Background: an optimization exercise with open tools, aiming at a short achievable clock period and few clock cycles. Do not read the settings as production practice.
Function was checked by simulation only, so behaviour that the tests miss may differ from the original.
Power and IR drop assume default switching activity.

**design/flow/run.sh**
```bash
#!/bin/bash
# synth_recipe.tcl (not shown) runs the flow's synth.tcl, then flattens the netlist and writes it again
# the make line also repeats each setting of config.mk as NAME=value (left out here)
make -C /OpenROAD-flow-scripts/flow DESIGN_CONFIG=/design/flow/config.mk WORK_HOME=/design/flow/orfs CLKGATE_MAP_FILE= SYNTH_SCRIPT=/design/flow/synth_recipe.tcl finish
```
**design/flow/config.mk**
```make
export PLATFORM = sky130hd
export DESIGN_NAME = cpu
export DESIGN_NICKNAME = cpu
export VERILOG_FILES = /design/flow/design.v
export SDC_FILE = /design/flow/constraint.sdc
export NUM_CORES = 4
export LEC_CHECK = 0
export CAP_MARGIN = 20
export CORE_MARGIN = 2
export CORE_UTILIZATION = 40
export SLEW_MARGIN = 20
```
**design/flow/design.v**
```verilog
`timescale 1ns / 1ps
module sign_extender(value, extended);
    parameter VLEN = 12;
    parameter XLEN = 32;
    input [VLEN - 1:0] value;
    output[XLEN - 1:0] extended;
    assign extended = {{XLEN - VLEN{value[VLEN - 1]}}, value};
endmodule
`timescale 1ns / 1ps
module register(clock, reset, d, q, ld);
    parameter XLEN = 32;
    parameter reset_val = 0;
    parameter sync_reset = "FALSE";
    input clock;
    input reset;
    input [XLEN-1:0] d;
    output[XLEN-1:0] q;
    input ld;
    reg [XLEN-1:0] q;
    generate
    if ( sync_reset == "TRUE" ) begin
        always @(posedge clock) begin
            if ( reset ) q <= reset_val;
            else if ( ld ) q <= d;
        end
    end else begin
        always @(posedge clock or posedge reset) begin
            if ( reset ) q <= reset_val;
            else if ( ld ) q <= d;
        end
    end
    endgenerate
endmodule
`timescale 1ns / 1ps
module register_file(clock, reset, reg_w, reg_1, reg_2, write, wdata, rs1, rs2);
    parameter XLEN = 32;
    input clock;
    input reset;
    input [4:0] reg_w;
    input [4:0] reg_1;
    input [4:0] reg_2;
    input write;
    input [XLEN-1:0] wdata;
    output[XLEN-1:0] rs1, rs2;
    reg [XLEN-1:0] registers[31:1];
    always @(posedge clock) begin
        if ( write ) registers[reg_w] <= wdata;
    end
    assign rs1 = reg_1 == 0 ? 0 : registers[reg_1];
    assign rs2 = reg_2 == 0 ? 0 : registers[reg_2];
endmodule
`timescale 1ns / 1ps
module adder(lhs, rhs, sub, actually_xor, lts, ltu, res);
    parameter XLEN = 32;
    input  [XLEN - 1:0] lhs;
    input  [XLEN - 1:0] rhs;
    input               sub;
    input               actually_xor;
    output              lts;
    output              ltu;
    output [XLEN - 1:0] res;
    wire [XLEN:0] sum = {1'b0, lhs} + {1'b0, sub ? ~rhs : rhs} + {{XLEN{1'b0}}, sub};
    assign ltu = ~sum[XLEN];
    assign lts = (lhs[XLEN - 1] ^ rhs[XLEN - 1]) ? lhs[XLEN - 1] : sum[XLEN - 1];
    assign res = actually_xor ? lhs ^ rhs : sum[XLEN - 1:0];
endmodule
`timescale 1ns / 1ps
module alu(operation, zero, result, lhs, rhs);
    parameter XLEN = 32;
    parameter SHIFT_BITS = 5;
    parameter OLEN = 4;
    input [OLEN - 1:0] operation;
    input [XLEN - 1:0]  lhs;
    input [XLEN - 1:0]  rhs;
    output[XLEN - 1:0]  result;
    output              zero;
    parameter [OLEN - 1:0] op_add = 0;
    parameter [OLEN - 1:0] op_sub = 1;
    parameter [OLEN - 1:0] op_slt = 2;
    parameter [OLEN - 1:0] opsltu = 3;
    parameter [OLEN - 1:0] op_and = 4;
    parameter [OLEN - 1:0] op_or  = 5;
    parameter [OLEN - 1:0] op_xor = 6;
    parameter [OLEN - 1:0] op_sl  = 7;
    parameter [OLEN - 1:0] op_srl = 8;
    parameter [OLEN - 1:0] op_sra = 9;
    wire [XLEN-1:0] adder_res;
    wire adder_lts, adder_ltu;
    adder#(.XLEN(XLEN)) a(.lhs(lhs),
                          .rhs(rhs),
                          .sub(operation != op_add && operation != op_xor),
                          .actually_xor(operation == op_xor),
                          .lts(adder_lts),
                          .ltu(adder_ltu),
                          .res(adder_res));
    assign result = operation == op_add ? adder_res :
                    operation == op_sub ? adder_res :
                    operation == op_slt ? {{XLEN-1{1'b0}}, adder_lts} :
                    operation == opsltu ? {{XLEN-1{1'b0}}, adder_ltu} :
                    operation == op_and ? lhs & rhs :
                    operation == op_or  ? lhs | rhs :
                    operation == op_xor ? adder_res :
                    operation == op_sl  ? lhs << rhs[SHIFT_BITS - 1:0]:
                    operation == op_srl ? lhs >> rhs[SHIFT_BITS - 1:0]:
                      $unsigned($signed(lhs) >>> rhs[SHIFT_BITS - 1:0]);
    assign zero   = result == 0;
endmodule
`timescale 1ns / 1ps
module alu_controller(alu_mode, func3, func7, alu_op, b_cond_val);
    parameter OLEN = 4;
    parameter [1:0] alu_mode_add = 0;
    parameter [1:0] alu_mode_cmp = 1;
    parameter [1:0] alu_mode_fun = 2;
    parameter [1:0] alu_mode_fn3 = 3;
    parameter [OLEN - 1:0] op_add = 0;
    parameter [OLEN - 1:0] op_sub = 1;
    parameter [OLEN - 1:0] op_slt = 2;
    parameter [OLEN - 1:0] opsltu = 3;
    parameter [OLEN - 1:0] op_and = 4;
    parameter [OLEN - 1:0] op_or  = 5;
    parameter [OLEN - 1:0] op_xor = 6;
    parameter [OLEN - 1:0] op_sl  = 7;
    parameter [OLEN - 1:0] op_srl = 8;
    parameter [OLEN - 1:0] op_sra = 9;
    parameter [1:0] b_cond_zero = 0;
    parameter [1:0] b_cond_notz = 1;
    parameter [1:0] b_cond_less = 2;
    parameter [1:0] b_cond_notl = 3;
    input [1:0] alu_mode;
    input [2:0] func3;
    input [6:0] func7;
    output[OLEN - 1:0] alu_op;
    output[1:0] b_cond_val;
    function [OLEN - 1:0] op_from_func;
        input [2:0] func3;
        input [6:0] func7;
        input make_subtraction_impossible;
    begin
        case (func3)
        3'b000: op_from_func = (func7[5] && !make_subtraction_impossible) ? op_sub : op_add;
        3'b001: op_from_func = op_sl;
        3'b010: op_from_func = op_slt;
        3'b011: op_from_func = opsltu;
        3'b100: op_from_func = op_xor;
        3'b101: op_from_func = func7[5] ? op_sra : op_srl;
        3'b110: op_from_func = op_or;
        3'b111: op_from_func = op_and;
        endcase
    end
    endfunction
    function [OLEN - 1:0] branch_from_func;
        input [2:0] func3;
    begin
        casez(func3[2:1])
        2'b0?: branch_from_func = op_sub;
        2'b10: branch_from_func = op_slt;
        2'b11: branch_from_func = opsltu;
        endcase
    end
    endfunction
    function [2:0] b_cond_from_func;
        input [2:0] func3;
    begin
        case ({func3[2], func3[0]})
        2'b00: b_cond_from_func = b_cond_zero;  
        2'b01: b_cond_from_func = b_cond_notz;  
        2'b10: b_cond_from_func = b_cond_less;  
        2'b11: b_cond_from_func = b_cond_notl;  
        endcase
    end
    endfunction
    assign alu_op = alu_mode == alu_mode_add ? op_add :
                    alu_mode == alu_mode_cmp ? branch_from_func(func3) :
                    alu_mode == alu_mode_fun ? op_from_func(func3, func7, 0) :
                      op_from_func(func3, func7, 1);
    assign b_cond_val = b_cond_from_func(func3);  
endmodule
`timescale 1ns / 1ps
module immediate_controller(instruction, imm_fmt, immediate);
    parameter XLEN = 32;
    input [XLEN - 1:0] instruction;
    input [2:0] imm_fmt;
    output[XLEN - 1:0] immediate;
    parameter [2:0] i_type = 0;
    parameter [2:0] s_type = 1;
    parameter [2:0] b_type = 2;
    parameter [2:0] u_type = 3;
    parameter [2:0] j_type = 4;
    parameter [XLEN - 1:0] default_value = {XLEN{1'b0}};
    wire [XLEN - 1:0] i_immediate;
    wire [XLEN - 1:0] s_immediate;
    wire [XLEN - 1:0] b_immediate;
    wire [XLEN - 1:0] u_immediate;
    wire [XLEN - 1:0] j_immediate;
    sign_extender extend_i(.value(instruction[31:20]),
                           .extended(i_immediate));
    sign_extender extend_s(.value({instruction[31:25], instruction[11:7]}),
                           .extended(s_immediate));
    sign_extender extend_b(.value({instruction[31], instruction[7], instruction[30:25], instruction[11:8]}),
                           .extended(b_immediate));
    assign u_immediate = instruction[31:12] << 12;
    sign_extender extend_j(.value({instruction[31], instruction[19:12], instruction[20], instruction[30:21]}),
                           .extended(j_immediate));
    defparam extend_i.VLEN = 12;
    defparam extend_i.XLEN = 32;
    defparam extend_s.VLEN = 12;
    defparam extend_s.XLEN = 32;
    defparam extend_b.VLEN = 12;
    defparam extend_b.XLEN = 32;
    defparam extend_j.VLEN = 20;
    defparam extend_j.XLEN = 32;
    assign immediate = imm_fmt == i_type ? i_immediate << 0 :
                       imm_fmt == s_type ? s_immediate << 0 :
                       imm_fmt == b_type ? b_immediate << 1 :
                       imm_fmt == u_type ? u_immediate << 0 :
                       imm_fmt == j_type ? j_immediate << 1 : default_value;
endmodule
`timescale 1ns / 1ps
module memory_interface(clock, reset, haddr, hburst, hmastlock, hprot, hsize, htrans, 
                        hwdata, hwrite, hrdata, hreadyout, hresp, cpu_addr, hsel,
                        rdata, wdata, cpu_write, operation_complete, mem_mode,
                        mem_transfer, mem_function);
    parameter XLEN = 32;
    parameter sync_reset = "FALSE";
    parameter [0:0] mode_word = 0;
    parameter [0:0] mode_func = 1;
    input             clock;
    input             reset;
    output [XLEN-1:0] haddr;
    output [2:0]      hburst;
    output            hmastlock;
    output            hsel;
    output [3:0]      hprot;
    output [2:0]      hsize;
    output [1:0]      htrans;
    output [XLEN-1:0] hwdata;
    output            hwrite;
    input  [XLEN-1:0] hrdata;
    input             hreadyout;
    input             hresp;  
    input  [XLEN-1:0] cpu_addr;
    output [XLEN-1:0] rdata;
    input  [XLEN-1:0] wdata;
    input             cpu_write;
    output            operation_complete;
    input             mem_mode;
    input             mem_transfer;
    input       [2:0] mem_function;
    typedef enum logic [1:0] {
        state_idle,
        state_addr,
        state_data,
        state_read
    } mi_state;
    mi_state pstate;
    mi_state nstate;
    wire [XLEN-1:0] addr_d, addr_q;
    wire [XLEN-1:0] wdat_d, wdat_q;
    wire [XLEN-1:0] rdat_d, rdat_q;
    wire [2:0] eff_fn_d, eff_fn_q;
    wire write_d, write_q;
    wire ld_addr, ld_wdat, ld_rdat, ld_eff_fn, ld_write;
    assign addr_d = cpu_addr;
    assign haddr  = addr_q;
    assign wdat_d = wdata;
    assign hwdata = wdat_q;
    assign rdat_d = eff_fn_q == 3'b000 ? { {XLEN-8{hrdata[7 ]}}, hrdata[ 7:0]} :
                    eff_fn_q == 3'b001 ? { {XLEN-16{hrdata[15]}}, hrdata[15:0]} :
                    eff_fn_q == 3'b010 ? hrdata :
                    eff_fn_q == 3'b100 ? { {XLEN-8{ 1'b0 } }, hrdata[ 7:0]} :
                    eff_fn_q == 3'b101 ? { {XLEN-16{ 1'b0 } }, hrdata[15:0]} : {XLEN{1'bx}}; 
    assign rdata  = rdat_q;
    assign eff_fn_d = mem_mode == mode_word ? 3'b010 : mem_function;
    assign hsize    = eff_fn_q[1:0];
    assign write_d = cpu_write;
    assign hwrite  = write_q;
    assign nstate = pstate == state_idle ? mem_transfer ? state_addr : state_idle :
                    pstate == state_addr ? state_data :
                    pstate == state_data ? hreadyout ? state_read : state_data :
                    pstate == state_read ? state_idle : state_idle;
    assign htrans = pstate == state_idle ? 2'b00 :
                    pstate == state_addr ? 2'b10 :
                    pstate == state_data ? 2'b00 :
                    pstate == state_read ? 2'b00 : 2'bxx;
    assign operation_complete = pstate == state_idle ? 1'b1 :
                                pstate == state_addr ? 1'b0 :
                                pstate == state_data ? 1'b0 :
                                pstate == state_read ? 1'b0 : 1'bx;
    assign ld_addr = pstate == state_idle ? 1'b1 :
                     pstate == state_addr ? 1'b0 :
                     pstate == state_data ? 1'b0 :
                     pstate == state_read ? 1'b0 : 1'bx;
    assign ld_wdat = pstate == state_idle ? 1'b1 :
                     pstate == state_addr ? 1'b0 :
                     pstate == state_data ? 1'b0 :
                     pstate == state_read ? 1'b0 : 1'bx;
    assign ld_rdat = pstate == state_idle ? 1'b0 :
                     pstate == state_addr ? 1'b0 :
                     pstate == state_data ? 1'b1 :
                     pstate == state_read ? 1'b1 : 1'bx;
    assign ld_eff_fn = pstate == state_idle ? 1'b1 :
                       pstate == state_addr ? 1'b0 :
                       pstate == state_data ? 1'b0 :
                       pstate == state_read ? 1'b0 : 1'bx;
    assign ld_write  = pstate == state_idle ? 1'b1 :
                       pstate == state_addr ? 1'b0 :
                       pstate == state_data ? 1'b0 :
                       pstate == state_read ? 1'b0 : 1'bx;
    assign hsel =    pstate == state_idle ? 1'b0 :
                     pstate == state_addr ? 1'b1 :
                     pstate == state_data ? 1'b1 :
                     pstate == state_read ? 1'b1 : 1'bx;
    assign hprot = 4'b0011;  
    assign hmastlock = 0;    
    assign hburst = 3'b000;  
    register addr(.clock(clock),
                  .reset(reset),
                  .ld(ld_addr),
                  .d(addr_d),
                  .q(addr_q));
    register wdat(.clock(clock),
                  .reset(reset),
                  .ld(ld_wdat),
                  .d(wdat_d),
                  .q(wdat_q));
    register rdat(.clock(clock),
                  .reset(reset),
                  .ld(ld_rdat),
                  .d(rdat_d),
                  .q(rdat_q));
    register eff_fn(.clock(clock),
                    .reset(reset),
                    .ld(ld_eff_fn),
                    .d(eff_fn_d),
                    .q(eff_fn_q));
    register write(.clock(clock),
                   .reset(reset),
                   .ld(ld_write),
                   .d(write_d),
                   .q(write_q));
    defparam addr.XLEN   = XLEN;
    defparam wdat.XLEN   = XLEN;
    defparam rdat.XLEN   = XLEN;
    defparam eff_fn.XLEN = 3;
    defparam write.XLEN  = 1;
    defparam addr.sync_reset = sync_reset;
    defparam wdat.sync_reset = sync_reset;
    defparam rdat.sync_reset = sync_reset;
    defparam eff_fn.sync_reset = sync_reset;
    defparam write.sync_reset = sync_reset;
    generate
    if ( sync_reset == "TRUE" ) begin
        always @(posedge clock) begin
            if ( reset ) pstate <= state_idle;
            else         pstate <= nstate;
        end
    end else begin
        always @(posedge clock or posedge reset) begin
            if ( reset ) pstate <= state_idle;
            else         pstate <= nstate;
        end
    end
    endgenerate
endmodule
`timescale 1ns / 1ps
module main_controller(clock, reset, opcode, pc_write, mem_write, ir_write, 
                       write_sel, reg_write, lhs_sel, pc_sel,
                       rhs_sel, alu_mode, imm_fmt, operation_complete, mem_mode, addr_sel, transfer,
                       ld_branch);
    input clock;
    input reset;
    input [6:0] opcode;
    output pc_write;
    output mem_write;
    output ir_write;
    output [1:0] write_sel;
    output reg_write;
    output [1:0] lhs_sel;
    output [1:0] pc_sel;
    output rhs_sel;
    output [1:0] alu_mode;
    output [2:0] imm_fmt;
    input operation_complete;
    output mem_mode;
    output transfer;
    output [1:0] addr_sel;
    output ld_branch;
    parameter [2:0] i_type = 0;
    parameter [2:0] s_type = 1;
    parameter [2:0] b_type = 2;
    parameter [2:0] u_type = 3;
    parameter [2:0] j_type = 4;
    parameter [1:0] write_ret = 2;
    parameter [1:0] write_res = 0;
    parameter [1:0] write_mem = 1;
    parameter [1:0] lhs_is_rs = 0;
    parameter [1:0] lhs_is_pc = 1;
    parameter [1:0] lhs_is_00 = 2;
    parameter [0:0] rhs_is_rs = 0;
    parameter [0:0] rhs_is_im = 1;
    parameter [1:0] alu_mode_add = 0;
    parameter [1:0] alu_mode_cmp = 1;
    parameter [1:0] alu_mode_fun = 2;
    parameter [1:0] alu_mode_fn3 = 3;  
    parameter [0:0] mem_mode_word = 0;
    parameter [0:0] mem_mode_func = 1;
    parameter [1:0] addr_sel_curr = 2'b00;
    parameter [1:0] addr_sel_next = 2'b01;
    parameter [1:0] addr_sel_data = 2'b10;
    parameter [1:0] pc_sel_next = 2'b00;
    parameter [1:0] pc_sel_jump = 2'b01;
    parameter [1:0] pc_sel_cond = 2'b10;
    parameter sync_reset = "FALSE";
    parameter [6:0] opcode_load  = 7'b0000011;
    parameter [6:0] opcode_store = 7'b0100011;
    parameter [6:0] opcode_branch= 7'b1100011; 
    parameter [6:0] opcode_jal   = 7'b1101111;
    parameter [6:0] opcode_op_imm= 7'b0010011;
    parameter [6:0] opcode_op    = 7'b0110011;
    parameter [6:0] opcode_auipc = 7'b0010111;
    parameter [6:0] opcode_lui   = 7'b0110111;
    parameter [6:0] opcode_jalr  = 7'b1100111;
    parameter [6:0] opcode_miscmm= 7'b0001111;
    parameter [6:0] opcode_system= 7'b1110011;
    typedef enum logic [3:0] {
        state_fetch,
        state_fetwt,
        state_decod,
        state_check,
        state_lword,
        state_sword,
        state_dojal,
        state_jmplr,
        state_luiop,
        state_auipc,
        state_op_im,
        state_do_op,
        state_swait,
        state_lwait
    } cpu_state; 
    cpu_state pstate;
    cpu_state nstate;
    logic [1:0] addr_sel;
    logic [1:0] alu_mode;
    logic [2:0] imm_fmt;
    logic ir_write;
    logic [1:0] lhs_sel;
    logic mem_mode;
    logic mem_write;
    logic [1:0] pc_sel;
    logic pc_write;
    logic reg_write;
    logic rhs_sel;
    logic transfer;
    logic [1:0] write_sel;
    logic ld_branch;
    always @(posedge clock) begin
        if ( reset ) pstate <= state_fetch;
        else         pstate <= nstate;
    end
    always_comb begin
        (* full_case *)
        case ( pstate ) 
        state_fetch:
        begin
            nstate = state_fetwt;
            addr_sel = addr_sel_curr;    
            alu_mode = 'hx;  
            imm_fmt  = 'hx;  
            ir_write = 0;    
            ld_branch = 0;  
            lhs_sel  = 'hx;  
            mem_mode = mem_mode_word;  
            mem_write= 0;  
            pc_sel   = 'hx;  
            pc_write = 0;  
            reg_write= 0;  
            rhs_sel  = 'hx;  
            transfer = 1;  
            write_sel= 'hx;  
        end
        state_fetwt:
        begin
            nstate = operation_complete ? state_decod : state_fetwt;
            addr_sel = 'hx;  
            alu_mode = 'hx;  
            imm_fmt  = 'hx;  
            ir_write = 1;    
            ld_branch = 0;  
            lhs_sel  = 'hx;  
            mem_mode = 'hx;  
            mem_write= 'hx;  
            pc_sel   = 'hx;  
            pc_write = 0;  
            reg_write= 0;  
            rhs_sel  = 'hx;  
            transfer = 0;  
            write_sel= 'hx;  
        end
        state_decod:
        begin
            if ( opcode[1:0] != 2'b11 ) nstate = state_decod;
            else casez ( opcode )
            opcode_load:    nstate = state_lword;
            opcode_store:   nstate = state_sword;
            opcode_branch:  nstate = state_check;
            opcode_jal:     nstate = state_dojal;
            opcode_op:      nstate = state_do_op;
            opcode_op_imm:  nstate = state_op_im;
            opcode_auipc:   nstate = state_auipc;
            opcode_lui:     nstate = state_luiop;
            opcode_jalr:    nstate = state_jmplr;
            opcode_miscmm:  nstate = state_fetch;
            opcode_system:  nstate = state_fetch;
            default:        nstate = state_decod;
            endcase
            addr_sel = 'hx;           
            alu_mode = alu_mode_add;  
            imm_fmt  = b_type;  
            ir_write = 0;    
            ld_branch = 1;  
            lhs_sel  = lhs_is_pc;  
            mem_mode = 'hx;  
            mem_write= 'hx;  
            pc_sel   = pc_sel_next;  
            pc_write = opcode[6:2] == opcode_miscmm[6:2] || opcode[6:2] == opcode_system[6:2] ? 1 : 0;  
            reg_write= 0;  
            rhs_sel  = rhs_is_im;  
            transfer = 0;  
            write_sel= 'hx;  
        end
        state_check:
        begin
            nstate = state_fetch;
            addr_sel = 'hx;  
            alu_mode = alu_mode_cmp;  
            imm_fmt  = 'hx;           
            ir_write = 0;    
            ld_branch = 0;  
            lhs_sel  = lhs_is_rs;  
            mem_mode = 'hx;  
            mem_write= 'hx;  
            pc_sel   = pc_sel_cond;  
            pc_write = 1;  
            reg_write= 0;  
            rhs_sel  = rhs_is_rs;  
            transfer = 0;  
            write_sel= 'hx;  
        end
        state_lword:
        begin
            nstate = state_lwait;
            addr_sel = addr_sel_data; 
            alu_mode = alu_mode_add;  
            imm_fmt  = i_type;  
            ir_write = 0;    
            ld_branch = 0;  
            lhs_sel  = lhs_is_rs;  
            mem_mode = mem_mode_func;  
            mem_write= 0;  
            pc_sel   = pc_sel_next;  
            pc_write = 1;  
            reg_write= 0;  
            rhs_sel  = rhs_is_im;  
            transfer = 1;  
            write_sel= 'hx;  
        end
        state_sword:
        begin
            nstate = state_swait;
            addr_sel = addr_sel_data; 
            alu_mode = alu_mode_add;  
            imm_fmt  = s_type;  
            ir_write = 0;    
            ld_branch = 0;  
            lhs_sel  = lhs_is_rs;  
            mem_mode = mem_mode_func;  
            mem_write= 1;  
            pc_sel   = pc_sel_next;  
            pc_write = 1;  
            reg_write= 0;  
            rhs_sel  = rhs_is_im;  
            transfer = 1;  
            write_sel= 'hx;  
        end
        state_dojal:
        begin
            nstate = state_fetwt;
            addr_sel = addr_sel_data;  
            alu_mode = alu_mode_add;  
            imm_fmt  = j_type;  
            ir_write = 0;    
            ld_branch = 0;  
            lhs_sel  = lhs_is_pc;  
            mem_mode = mem_mode_word;  
            mem_write= 0;  
            pc_sel   = pc_sel_jump;  
            pc_write = 1;  
            reg_write= 1;  
            rhs_sel  = rhs_is_im;  
            transfer = 1;  
            write_sel= write_ret;  
        end
        state_jmplr:
        begin
            nstate = state_fetwt;
            addr_sel = addr_sel_data;  
            alu_mode = alu_mode_add;  
            imm_fmt  = i_type;  
            ir_write = 0;    
            ld_branch = 0;  
            lhs_sel  = lhs_is_rs;  
            mem_mode = mem_mode_word;  
            mem_write= 0;  
            pc_sel   = pc_sel_jump;  
            pc_write = 1;  
            reg_write= 1;  
            rhs_sel  = rhs_is_im;  
            transfer = 1;  
            write_sel= write_ret;  
        end
        state_luiop:
        begin
            nstate = state_fetwt;
            addr_sel = addr_sel_next;  
            alu_mode = alu_mode_add;  
            imm_fmt  = u_type;  
            ir_write = 0;    
            ld_branch = 0;  
            lhs_sel  = lhs_is_00;  
            mem_mode = mem_mode_word;  
            mem_write= 0;  
            pc_sel   = pc_sel_next;  
            pc_write = 1;  
            reg_write= 1;  
            rhs_sel  = rhs_is_im;  
            transfer = 1;  
            write_sel= write_res;  
        end
        state_auipc:
        begin
            nstate = state_fetwt;
            addr_sel = addr_sel_next;  
            alu_mode = alu_mode_add;  
            imm_fmt  = u_type;  
            ir_write = 0;    
            ld_branch = 0;  
            lhs_sel  = lhs_is_pc;  
            mem_mode = mem_mode_word;  
            mem_write= 0;  
            pc_sel   = pc_sel_next;  
            pc_write = 1;  
            reg_write= 1;  
            rhs_sel  = rhs_is_im;  
            transfer = 1;  
            write_sel= write_res;  
        end
        state_op_im:
        begin
            nstate = state_fetwt;
            addr_sel = addr_sel_next;  
            alu_mode = alu_mode_fn3;  
            imm_fmt  = i_type;  
            ir_write = 0;    
            ld_branch = 0;  
            lhs_sel  = lhs_is_rs;  
            mem_mode = mem_mode_word;  
            mem_write= 0;  
            pc_sel   = pc_sel_next;  
            pc_write = 1;  
            reg_write= 1;  
            rhs_sel  = rhs_is_im;  
            transfer = 1;  
            write_sel= write_res;  
        end
        state_do_op:
        begin
            nstate = state_fetwt;
            addr_sel = addr_sel_next;  
            alu_mode = alu_mode_fun;  
            imm_fmt  = 'hx;  
            ir_write = 0;    
            ld_branch = 0;  
            lhs_sel  = lhs_is_rs;  
            mem_mode = mem_mode_word;  
            mem_write= 0;  
            pc_sel   = pc_sel_next;  
            pc_write = 1;  
            reg_write= 1;  
            rhs_sel  = rhs_is_rs;  
            transfer = 1;  
            write_sel= write_res;  
        end
        state_swait:
        begin
            nstate = operation_complete ? state_fetch : state_swait;
            addr_sel = 'hx;  
            alu_mode = 'hx;  
            imm_fmt  = 'hx;  
            ir_write = 0;    
            ld_branch = 0;  
            lhs_sel  = 'hx;  
            mem_mode = 'hx;  
            mem_write= 'hx;  
            pc_sel   = 'hx;  
            pc_write = 0;  
            reg_write= 0;  
            rhs_sel  = 'hx;  
            transfer = 0;  
            write_sel= 'hx;  
        end
        state_lwait:
        begin
            nstate = operation_complete ? state_fetch : state_lwait;
            addr_sel = 'hx;  
            alu_mode = 'hx;  
            imm_fmt  = 'hx;  
            ir_write = 0;    
            ld_branch = 0;  
            lhs_sel  = 'hx;  
            mem_mode = 'hx;  
            mem_write= 'hx;  
            pc_sel   = 'hx;  
            pc_write = 0;  
            reg_write= 1;  
            rhs_sel  = 'hx;  
            transfer = 0;  
            write_sel= write_mem;  
        end
        endcase
    end
endmodule
`timescale 1ns / 1ps
module cpu(clock, reset, hresetn, haddr, hburst, hmastlock, hprot, hsize, htrans, hwdata, hwrite, hrdata, hreadyout, hresp, hsel, hreadyin);
    parameter XLEN = 32;
    parameter sync_reset = "TRUE";
    parameter [XLEN-1:2] reset_address = 0;
    input clock;
    input reset;
    output hresetn;
    output [XLEN-1:0] haddr;
    output [2:0] hburst;
    output hsel;
    output hmastlock;
    output [3:0] hprot;
    output [2:0] hsize;
    output [1:0] htrans;
    output [XLEN-1:0] hwdata;
    output hwrite;
    input  [XLEN-1:0] hrdata;
    input  hreadyout;
    output hreadyin;
    input  hresp;
    assign hreadyin = hreadyout;
    localparam register_count = 32;
    localparam register_zero  = 0;
    localparam [0:0] mem_mode_word = 1'b0;
    localparam [0:0] mem_mode_func = 1'b1;
    localparam [1:0] addr_sel_curr = 2'b00;  
    localparam [1:0] addr_sel_next = 2'b01;  
    localparam [1:0] addr_sel_data = 2'b10;  
    localparam [2:0] fmt_i_type = 3'b000;
    localparam [2:0] fmt_s_type = 3'b001;
    localparam [2:0] fmt_b_type = 3'b010;
    localparam [2:0] fmt_u_type = 3'b011;
    localparam [2:0] fmt_j_type = 3'b100;
    localparam [1:0] write_sel_ret = 2'b00;
    localparam [1:0] write_sel_res = 2'b01;
    localparam [1:0] write_sel_mem = 2'b10;
    localparam [1:0] lhs_sel_pc = 2'b00;
    localparam [1:0] lhs_sel_rs = 2'b01;
    localparam [1:0] lhs_sel_00 = 2'b10;
    localparam [0:0] rhs_sel_rs = 1'b0;
    localparam [0:0] rhs_sel_im = 1'b1;
    localparam [1:0] alu_mode_add = 2'b00;
    localparam [1:0] alu_mode_cmp = 2'b01;
    localparam [1:0] alu_mode_fun = 2'b10;
    localparam [1:0] alu_mode_fn3 = 2'b11;
    localparam [3:0] alu_op_add = 4'b0000;
    localparam [3:0] alu_op_sub = 4'b0001;
    localparam [3:0] alu_op_slt = 4'b0010;
    localparam [3:0] alu_opsltu = 4'b0011;
    localparam [3:0] alu_op_and = 4'b0100;
    localparam [3:0] alu_op_or  = 4'b0101;
    localparam [3:0] alu_op_xor = 4'b0110;
    localparam [3:0] alu_op_sl  = 4'b0111;
    localparam [3:0] alu_op_srl = 4'b1000;
    localparam [3:0] alu_op_sra = 5'b1001;
    localparam [1:0] branch_if_zero = 2'b00;
    localparam [1:0] branch_if_notz = 2'b01;
    localparam [1:0] branch_if_less = 2'b10;
    localparam [1:0] branch_if_notl = 2'b11;
    localparam [1:0] pc_sel_next = 2'b00;
    localparam [1:0] pc_sel_jump = 2'b01;
    localparam [1:0] pc_sel_cond = 2'b10;
    localparam [6:0] opcode_load  = 7'b0000011;
    localparam [6:0] opcode_store = 7'b0100011;
    localparam [6:0] opcode_branch= 7'b1100011; 
    localparam [6:0] opcode_jal   = 7'b1101111;
    localparam [6:0] opcode_op_imm= 7'b0010011;
    localparam [6:0] opcode_op    = 7'b0110011;
    localparam [6:0] opcode_auipc = 7'b0010111;
    localparam [6:0] opcode_lui   = 7'b0110111;
    localparam [6:0] opcode_jalr  = 7'b1100111;
    localparam [6:0] opcode_miscmm= 7'b0001111;
    localparam [6:0] opcode_system= 7'b1110011;
    wire [6:0] opcode;
    wire pc_write;
    wire [1:0] addr_sel;
    wire mem_write;
    wire ir_write;
    wire mem_grab;
    wire [1:0] write_sel;
    wire reg_write;
    wire lhs_grab;
    wire rhs_grab;
    wire [1:0] lhs_sel;
    wire rhs_sel;
    wire [1:0] alu_mode;
    wire [2:0] imm_fmt;
    wire operation_complete;
    wire mem_mode;
    wire mem_transfer;
    wire [1:0] pc_select;
    wire [XLEN - 1:0] rdata;
    wire [XLEN - 1:0] wdata;
    wire [XLEN-1:0] cpu_addr;
    wire cpu_write;
    wire [2:0] mem_function;
    wire [XLEN - 1:0] ir_d;
    wire [XLEN - 1:0] ir_q;
    wire ld_ir;
    wire [XLEN - 1:0] mdr_d;
    wire [XLEN - 1:0] mdr_q;
    wire [4:0] wrr;
    wire [4:0] rr1;
    wire [4:0] rr2;
    wire write_reg;
    wire [XLEN - 1:0] wdat;
    wire [XLEN - 1:0] rs1;
    wire [XLEN - 1:0] rs2;
    wire [XLEN - 1:0] lhs_d;
    wire [XLEN - 1:0] lhs_q;
    wire [XLEN - 1:0] rhs_d;
    wire [XLEN - 1:0] rhs_q;
    wire [XLEN - 1:0] instr;
    wire [2:0] imm_format;
    wire [XLEN - 1:0] immediate;
    wire [1:0] alu_ctrl_mode;
    wire [2:0] func3;
    wire [6:0] func7;
    wire [3:0] alu_op;
    wire [1:0] b_cond;
    wire [3:0] operation;
    wire [XLEN - 1:0] alu_lhs;
    wire [XLEN - 1:0] alu_rhs;
    wire [XLEN - 1:0] alu_res;
    wire zero;
    wire less;
    wire [XLEN - 1:0] pc_d;
    wire [XLEN - 1:0] pc_q;
    wire ld_pc;
    wire branch;  
    wire [XLEN - 1:0] pc_next;
    wire [XLEN - 1:0] pc_cond;  
    wire [XLEN - 1:0] pc_branch;  
    wire ld_branch;               
    main_controller mc(.clock(clock),
                       .reset(reset),
                       .opcode(opcode),
                       .mem_write(mem_write),
                       .ir_write(ir_write),
                       .write_sel(write_sel),
                       .reg_write(reg_write),
                       .lhs_sel(lhs_sel),
                       .rhs_sel(rhs_sel),
                       .pc_sel(pc_select),
                       .alu_mode(alu_mode),
                       .imm_fmt(imm_fmt),
                       .pc_write(pc_write),
                       .operation_complete(operation_complete),
                       .mem_mode(mem_mode),
                       .transfer(mem_transfer),
                       .addr_sel(addr_sel),
                       .ld_branch(ld_branch));
    memory_interface mi(.clock(clock),
                        .reset(reset),
                        .haddr(haddr),
                        .hburst(hburst),
                        .hmastlock(hmastlock),
                        .hprot(hprot),
                        .hsize(hsize),
                        .htrans(htrans),
                        .hwdata(hwdata),
                        .hwrite(hwrite),
                        .hrdata(hrdata),
                        .hreadyout(hreadyout),
                        .hresp(hresp),
                        .hsel(hsel),
                        .cpu_addr(cpu_addr),
                        .rdata(rdata),
                        .wdata(wdata),
                        .cpu_write(cpu_write),
                        .operation_complete(operation_complete),
                        .mem_mode(mem_mode),
                        .mem_transfer(mem_transfer),
                        .mem_function(mem_function));
    register ir(.clock(clock),
                .reset(reset),
                .d(ir_d),
                .q(ir_q),
                .ld(ld_ir));
    register mdr(.clock(clock),
                 .reset(reset),
                 .d(mdr_d),
                 .q(mdr_q),
                 .ld(1));
    register_file rf(.clock(clock),
                     .reset(reset),
                     .reg_w(wrr),
                     .reg_1(rr1),
                     .reg_2(rr2),
                     .write(write_reg),
                     .wdata(wdat),
                     .rs1(rs1),
                     .rs2(rs2));
    register lhs(.clock(clock),
                 .reset(reset),
                 .d(lhs_d),
                 .q(lhs_q),
                 .ld(1));
    register rhs(.clock(clock),
                 .reset(reset),
                 .d(rhs_d),
                 .q(rhs_q),
                 .ld(1));
    immediate_controller ic(.instruction(instr),
                            .imm_fmt(imm_format),
                            .immediate(immediate));
    alu_controller ac(.alu_mode(alu_ctrl_mode),
                      .func3(func3),
                      .func7(func7),
                      .alu_op(alu_op),
                      .b_cond_val(b_cond));
    alu al(.operation(operation),
           .lhs(alu_lhs),
           .rhs(alu_rhs),
           .zero(zero),
           .result(alu_res));
    register pc(.clock(clock),
                .reset(reset),
                .d(pc_d),
                .q(pc_q),
                .ld(ld_pc));
    register btarg(.clock(clock),
                   .reset(reset),
                   .d(alu_res),
                   .q(pc_branch),
                   .ld(ld_branch));
    assign pc_next = pc_q + 4;
    assign cpu_write     = mem_write;
    assign ld_ir         = ir_write;
    assign write_reg     = reg_write;
    assign imm_format    = imm_fmt;
    assign alu_ctrl_mode = alu_mode;
    assign ld_pc         = pc_write;
    assign ir_d  = {rdata[7:0], rdata[15:8], rdata[23:16], rdata[31:24]};
    assign mdr_d = rdata;
    assign mem_function = ir_q[14:12];
    assign opcode = ir_q[6:0];
    assign wrr = ir_q[11:7];
    assign rr1 = ir_q[19:15];
    assign rr2 = ir_q[24:20];
    assign instr = ir_q;
    assign func3 = ir_q[14:12];
    assign func7 = ir_q[31:25];
    assign lhs_d = rs1;
    assign rhs_d = rs2;
    assign wdata = rs2;
    assign operation = alu_op;
    assign less = alu_res[0];
    assign pc_cond = branch ? pc_branch : pc_next; 
    assign pc_d = pc_select == pc_sel_next ? pc_next:
                  pc_select == pc_sel_jump ? alu_res:
                  pc_select == pc_sel_cond ? pc_cond: pc_cond;
    assign branch = b_cond == branch_if_zero ? zero :
                    b_cond == branch_if_notz ? !zero:
                    b_cond == branch_if_less ? less :
                    b_cond == branch_if_notl ? !less : 1'bx;
    assign cpu_addr = addr_sel == addr_sel_curr ? pc_q :
                      addr_sel == addr_sel_next ? pc_next :
                      addr_sel == addr_sel_data ? alu_res : 'hx;
    assign wdat = write_sel == write_sel_res ? alu_res :
                  write_sel == write_sel_ret ? pc_next :
                  write_sel == write_sel_mem ? mdr_q   : mdr_q;  
    assign alu_lhs = lhs_sel == lhs_sel_rs ? lhs_q: 
                     lhs_sel == lhs_sel_pc ? pc_q :
                     lhs_sel == lhs_sel_00 ? 0    : 0;  
    assign alu_rhs = rhs_sel == rhs_sel_rs ? rhs_q     :
                     rhs_sel == rhs_sel_im ? immediate : {XLEN{1'bx}};
    assign hresetn = ~reset;
    defparam mc.i_type        = fmt_i_type;
    defparam mc.s_type        = fmt_s_type;
    defparam mc.b_type        = fmt_b_type;
    defparam mc.u_type        = fmt_u_type;
    defparam mc.j_type        = fmt_j_type;
    defparam mc.write_ret     = write_sel_ret;
    defparam mc.write_res     = write_sel_res;
    defparam mc.write_mem     = write_sel_mem;
    defparam mc.lhs_is_rs     = lhs_sel_rs;
    defparam mc.lhs_is_pc     = lhs_sel_pc;
    defparam mc.lhs_is_00     = lhs_sel_00;
    defparam mc.rhs_is_rs     = rhs_sel_rs;
    defparam mc.rhs_is_im     = rhs_sel_im;
    defparam mc.alu_mode_add  = alu_mode_add;
    defparam mc.alu_mode_cmp  = alu_mode_cmp;
    defparam mc.alu_mode_fun  = alu_mode_fun;
    defparam mc.alu_mode_fn3  = alu_mode_fn3;
    defparam mc.opcode_load   = opcode_load;
    defparam mc.opcode_store  = opcode_store;
    defparam mc.opcode_branch = opcode_branch;
    defparam mc.opcode_jal    = opcode_jal;
    defparam mc.opcode_op_imm = opcode_op_imm;
    defparam mc.opcode_op     = opcode_op;
    defparam mc.opcode_jalr   = opcode_jalr;
    defparam mc.opcode_lui    = opcode_lui;
    defparam mc.opcode_auipc  = opcode_auipc;
    defparam mc.opcode_miscmm = opcode_miscmm;
    defparam mc.opcode_system = opcode_system;
    defparam mc.sync_reset    = sync_reset;
    defparam mc.mem_mode_word = mem_mode_word;
    defparam mc.mem_mode_func = mem_mode_func;
    defparam mc.pc_sel_next   = pc_sel_next;
    defparam mc.pc_sel_jump   = pc_sel_jump;
    defparam mc.pc_sel_cond   = pc_sel_cond;
    defparam mi.XLEN = XLEN;
    defparam mi.sync_reset = sync_reset;
    defparam mi.mode_word   = mem_mode_word;
    defparam mi.mode_func   = mem_mode_func;
    defparam ir.XLEN = XLEN;
    defparam ir.reset_val = {XLEN{1'b0}};
    defparam ir.sync_reset = sync_reset;
    defparam mdr.XLEN = XLEN;
    defparam mdr.reset_val = {XLEN{1'b0}};
    defparam mdr.sync_reset = sync_reset;
    defparam rf.XLEN = XLEN;
    defparam lhs.XLEN = XLEN;
    defparam lhs.reset_val = {XLEN{1'b0}};
    defparam lhs.sync_reset = sync_reset;
    defparam rhs.XLEN = XLEN;
    defparam rhs.reset_val = {XLEN{1'b0}};
    defparam rhs.sync_reset = sync_reset;
    defparam ic.XLEN = XLEN;
    defparam ic.i_type = fmt_i_type;
    defparam ic.s_type = fmt_s_type;
    defparam ic.b_type = fmt_b_type;
    defparam ic.u_type = fmt_u_type;
    defparam ic.j_type = fmt_j_type;
    defparam ac.OLEN = 4;
    defparam ac.alu_mode_add = alu_mode_add;
    defparam ac.alu_mode_cmp = alu_mode_cmp;
    defparam ac.alu_mode_fun = alu_mode_fun;
    defparam ac.alu_mode_fn3 = alu_mode_fn3;
    defparam ac.op_add       = alu_op_add;
    defparam ac.op_sub       = alu_op_sub;
    defparam ac.op_slt       = alu_op_slt;
    defparam ac.opsltu       = alu_opsltu;
    defparam ac.op_and       = alu_op_and;
    defparam ac.op_or        = alu_op_or;
    defparam ac.op_xor       = alu_op_xor;
    defparam ac.op_sl        = alu_op_sl;
    defparam ac.op_srl       = alu_op_srl;
    defparam ac.op_sra       = alu_op_sra;
    defparam ac.b_cond_zero  = branch_if_zero;
    defparam ac.b_cond_notz  = branch_if_notz;
    defparam ac.b_cond_less  = branch_if_less;
    defparam ac.b_cond_notl  = branch_if_notl;
    defparam al.XLEN       = XLEN;
    defparam al.SHIFT_BITS = 5;
    defparam al.OLEN       = 4;
    defparam al.op_add     = alu_op_add;
    defparam al.op_sub     = alu_op_sub;
    defparam al.op_slt     = alu_op_slt;
    defparam al.opsltu     = alu_opsltu;
    defparam al.op_and     = alu_op_and;
    defparam al.op_or      = alu_op_or;
    defparam al.op_xor     = alu_op_xor;
    defparam al.op_sl      = alu_op_sl;
    defparam al.op_srl     = alu_op_srl;
    defparam al.op_sra     = alu_op_sra;
    defparam pc.XLEN = XLEN;
    defparam pc.reset_val = reset_address;
    defparam pc.sync_reset = sync_reset;
    defparam btarg.XLEN = XLEN;
    defparam btarg.reset_val = reset_address;
    defparam btarg.sync_reset = sync_reset;
endmodule
```
**design/flow/constraint.sdc**
```tcl
create_clock -name core_clock -period 9.5 [get_ports {clock}]
set_input_delay 1.9000 -clock core_clock [delete_from_list [all_inputs] [get_ports {clock}]]
set_output_delay 1.9000 -clock core_clock [all_outputs]
set_load 0.01 [all_outputs]
```
==> flow_metrics.tcl <==
set metrics [dict create \
    outcome "complete, no violations" \
    routed_wl_um 263000 \
    p_leak_nw 25.0 \
    portBuffers 105 \
    post_cts_resized 0 \
    synth-seq-area-share_pct 52.6 \
    clock.fmax_mhz 120 \
    pre_cts_slack_ps 1410 \
    hpwl_um 169000 \
    synth_edf_count 992 \
    cts_max_level 4 \
    synth-async-reset-ratio_pct 0 \
    netlist_instances 5247 \
    drt-initial-drc-count 6434 \
    fp.coreArea_mm2 0.169 \
    drv_slew 0 \
    hold_path_depth 2 \
    tritoncts "yes" \
    power_density_mw_per_mm2 277 \
    timing_worst_slew_pin_value_ps 1330 \
    drc 0 \
    required_ps 10190 \
    synth_top_area_share_pct 43.7 \
    cts_root_buffer "clkbuf_16" \
    nNetsFinal 5388 \
    arrival_ps 9040 \
    grt_pass1_wl_um 366000 \
    track_usage_pct 29.8 \
    clk_pin_slew_ps 60 \
    ys.flop_type "edfxtp_1" \
    wire_per_inst_um 34.7 \
    met3_length_um 24800 \
    yosysTopAreaCell "edfxtp_1" \
    avgSynthCellArea_um2 13.0 \
    setup_tns_ps 0 \
    setup_violations 0 \
    synthAdderAreaFrac_pct 1.96 \
    yosys_warnings 12 \
    synthMuxAreaShare_pct 21.4 \
    slew_headroom_pct 10.7 \
    overflow 0 \
    ys_ff_latch 1295 \
    grt_pass1_vias 47918 \
    row_count 151 \
    fp.dieH_um 417 \
]
Testbench counts, summed over its fixed seeds: cycles 139,772.
[where the power goes]
group / leakage, nW / internal (mW) / switching (mW)
logic: 11.3 / 3.01 / 5.96
registers: 11.7 / 6.58 / 0.478
clock network: 2.12 / 2.93 / 2.30
[layout by cell type, fill, tap and decap left out, types with 71 or more instances in the layout]
cell             instances
edfxtp_1               992
a21oi_1                349
nand2_1                350
dfxtp_1                293
clkbuf_16              139
mux2i_1                234
ha_1                   102
buf_4                  186
nor3_1                  95
o21ai_0                223
nand3_1                101
inv_1                  106
o22ai_1                 71
nor2_1                 338
mux4_2                 509
clkdlybuf4s50_1        104
[path summary, 6_finish.rpt]
path,startpoint,endpoint,slack (ps)
worst min register to register,mi.rdat.q[17],mdr.q[17],450
worst min-delay path,mi.rdat.q[17],mdr.q[17],450
worst max-delay path,mc.pstate[3],pc.q[28],1160
worst max register to register,mc.pstate[3],pc.q[28],1160
[stage by stage]
| stage | hold slack (ps) | utilization, % | power (mW) | instances |
|---|---|---|---|---|
| floorplan | 428 | - | 12.0 | 5255 |
| global placement | 438 | 42.7 | 15.8 | 7323 |
| detailed placement | 445 | 42.7 | 15.8 | 7323 |
| CTS | 453 | 45.3 | 21.0 | 7576 |
| global route | 469 | 45.3 | 21.9 | 7577 |
| finish | 454 | 45.3 | 21.3 | 7581 |
[flip-flops by register name, summed over array words and instances, names as in the netlist, 3 cells and up, named ones only]
register      flops
btarg.q          32
ir.q             32
lhs.q            32
mc.pstate         4
mdr.q            32
mi.addr.q        32
mi.eff_fn.q       3
mi.rdat.q        32
mi.wdat.q        32
pc.q             32
rf.registers    992
rhs.q            32
[cell type report]
class	count	area (um2)	area share, %
sequential	1295	35900	46.8
multi-input combinational	3387	30600	39.9
clock buffer	186	3780	4.94
tap	2218	2780	3.62
clock inverter	67	566	0.737
antenna	4	10.0	0.0131
timing repair buffer	299	2610	3.40
inverter	125	469	0.612
[worst max-delay path: stages, from the launching register on]
cell      delay (ps)
dfxtp_1          360
inv_1            100
ha_1             610
buf_4            290
nor4b_2          250
a221o_1          290
a21o_1           250
a21oi_1           60
o31ai_1          830
xor2_1           150
ha_1             440
a21o_1           250
a21o_1           180
a221oi_1         310
o21ai_0          200
a311oi_2         410
o31ai_1          250
xor2_1           230
a221oi_2         640
nand3_1          150
nor4b_1          460
nand3_1          230
o31a_2           370
buf_4            270
a21oi_1          280
o31ai_1          120
a211oi_1         240
[cells by family (layout without fill, tap and decap cells)]
group,Yosys count,after routing
flops,1295,1295
compound gates,1253,1253
simple gates,1118,1118
mux,814,814
buf+inv,573,677
fa+ha+maj,106,106
xor+xnor,86,86
other cells,2,14
[routing by layer]
layer  up-vias  global-route usage, %
met5         -                      0
met4         2                   17.8
met3       653                   5.63
met2      2972                   45.9
met1     25650                   39.1
li1      20723                      -
detail.png
Region (193, 110) to (223, 140) um. Cells in gray, sequential cells in the stronger gray; small squares are vias.
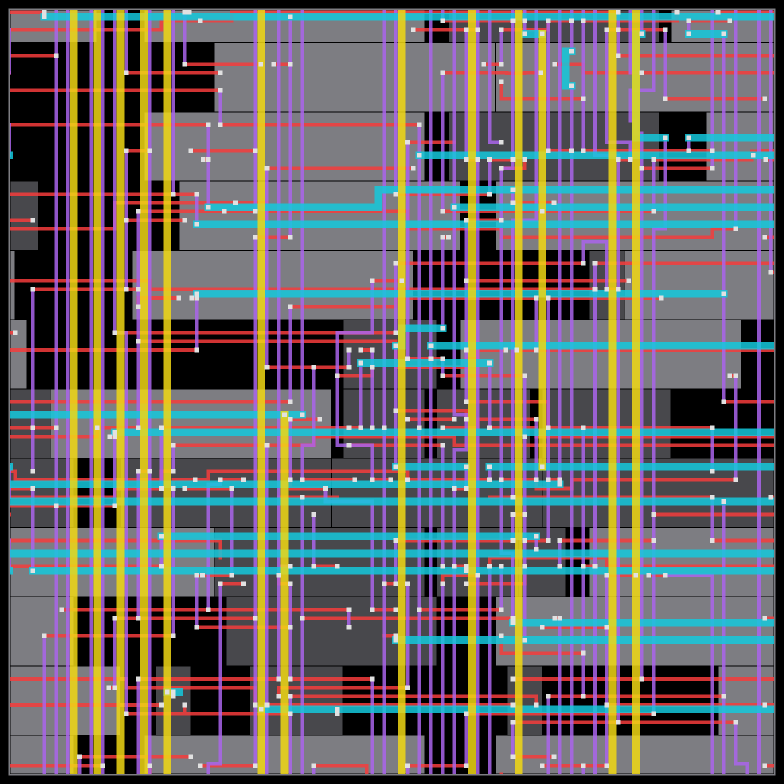
layer	color
metal 2	purple
metal 4	yellow
metal 3	cyan
metal 1	red
cells with their middle in the window	30
most frequent	edfxtp_1 (13), mux4_2 (5)
netlist names of flops here include	rf.registers (13), lhs.q (1)
sequential cells in the window	14

metal_density.png
Scale bar: 100 um. The die is cut into 21 by 21 equal tiles; dark blue is low, red is high, scaled to the fullest tile. Values are wire area over tile area, all layers added.
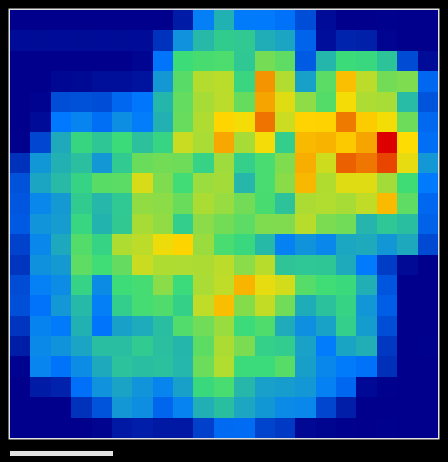
fullest tile	0.71
tiles over half the peak	32%
mean over tiles	0.26
emptiest ninth of the die	top left

## port drivers added, routing unchanged
The flow's constraints put no driver on any port. The routed layout listed below was extracted and timed again, unchanged, in two steps.
Step 1 (the two cells are an assumption about what drives the block):
set clk [get_ports {clock}]
set_driving_cell -lib_cell sky130_fd_sc_hd__clkbuf_16 $clk
set_driving_cell -lib_cell sky130_fd_sc_hd__buf_2 [delete_from_list [all_inputs] $clk]
Step 2 also shifts input and output timing later by t, the mid clock arrival at the registers, as if the neighbouring blocks saw the same clock.
Three values: no drivers, after step 1, after step 2; two values: the first two.
shift t [ns]: 0.863
setup slack, ns: 1.157 / 1.157 / 1.157
worst hold slack (ns): 0.454 / 0.454 / 0.454
cell pins on the clock port's net: 1
After both steps this run still meets setup and hold. For this run, drivers alone change the setup slack by 0.000 ns; drivers and shift together by 0.000 ns.
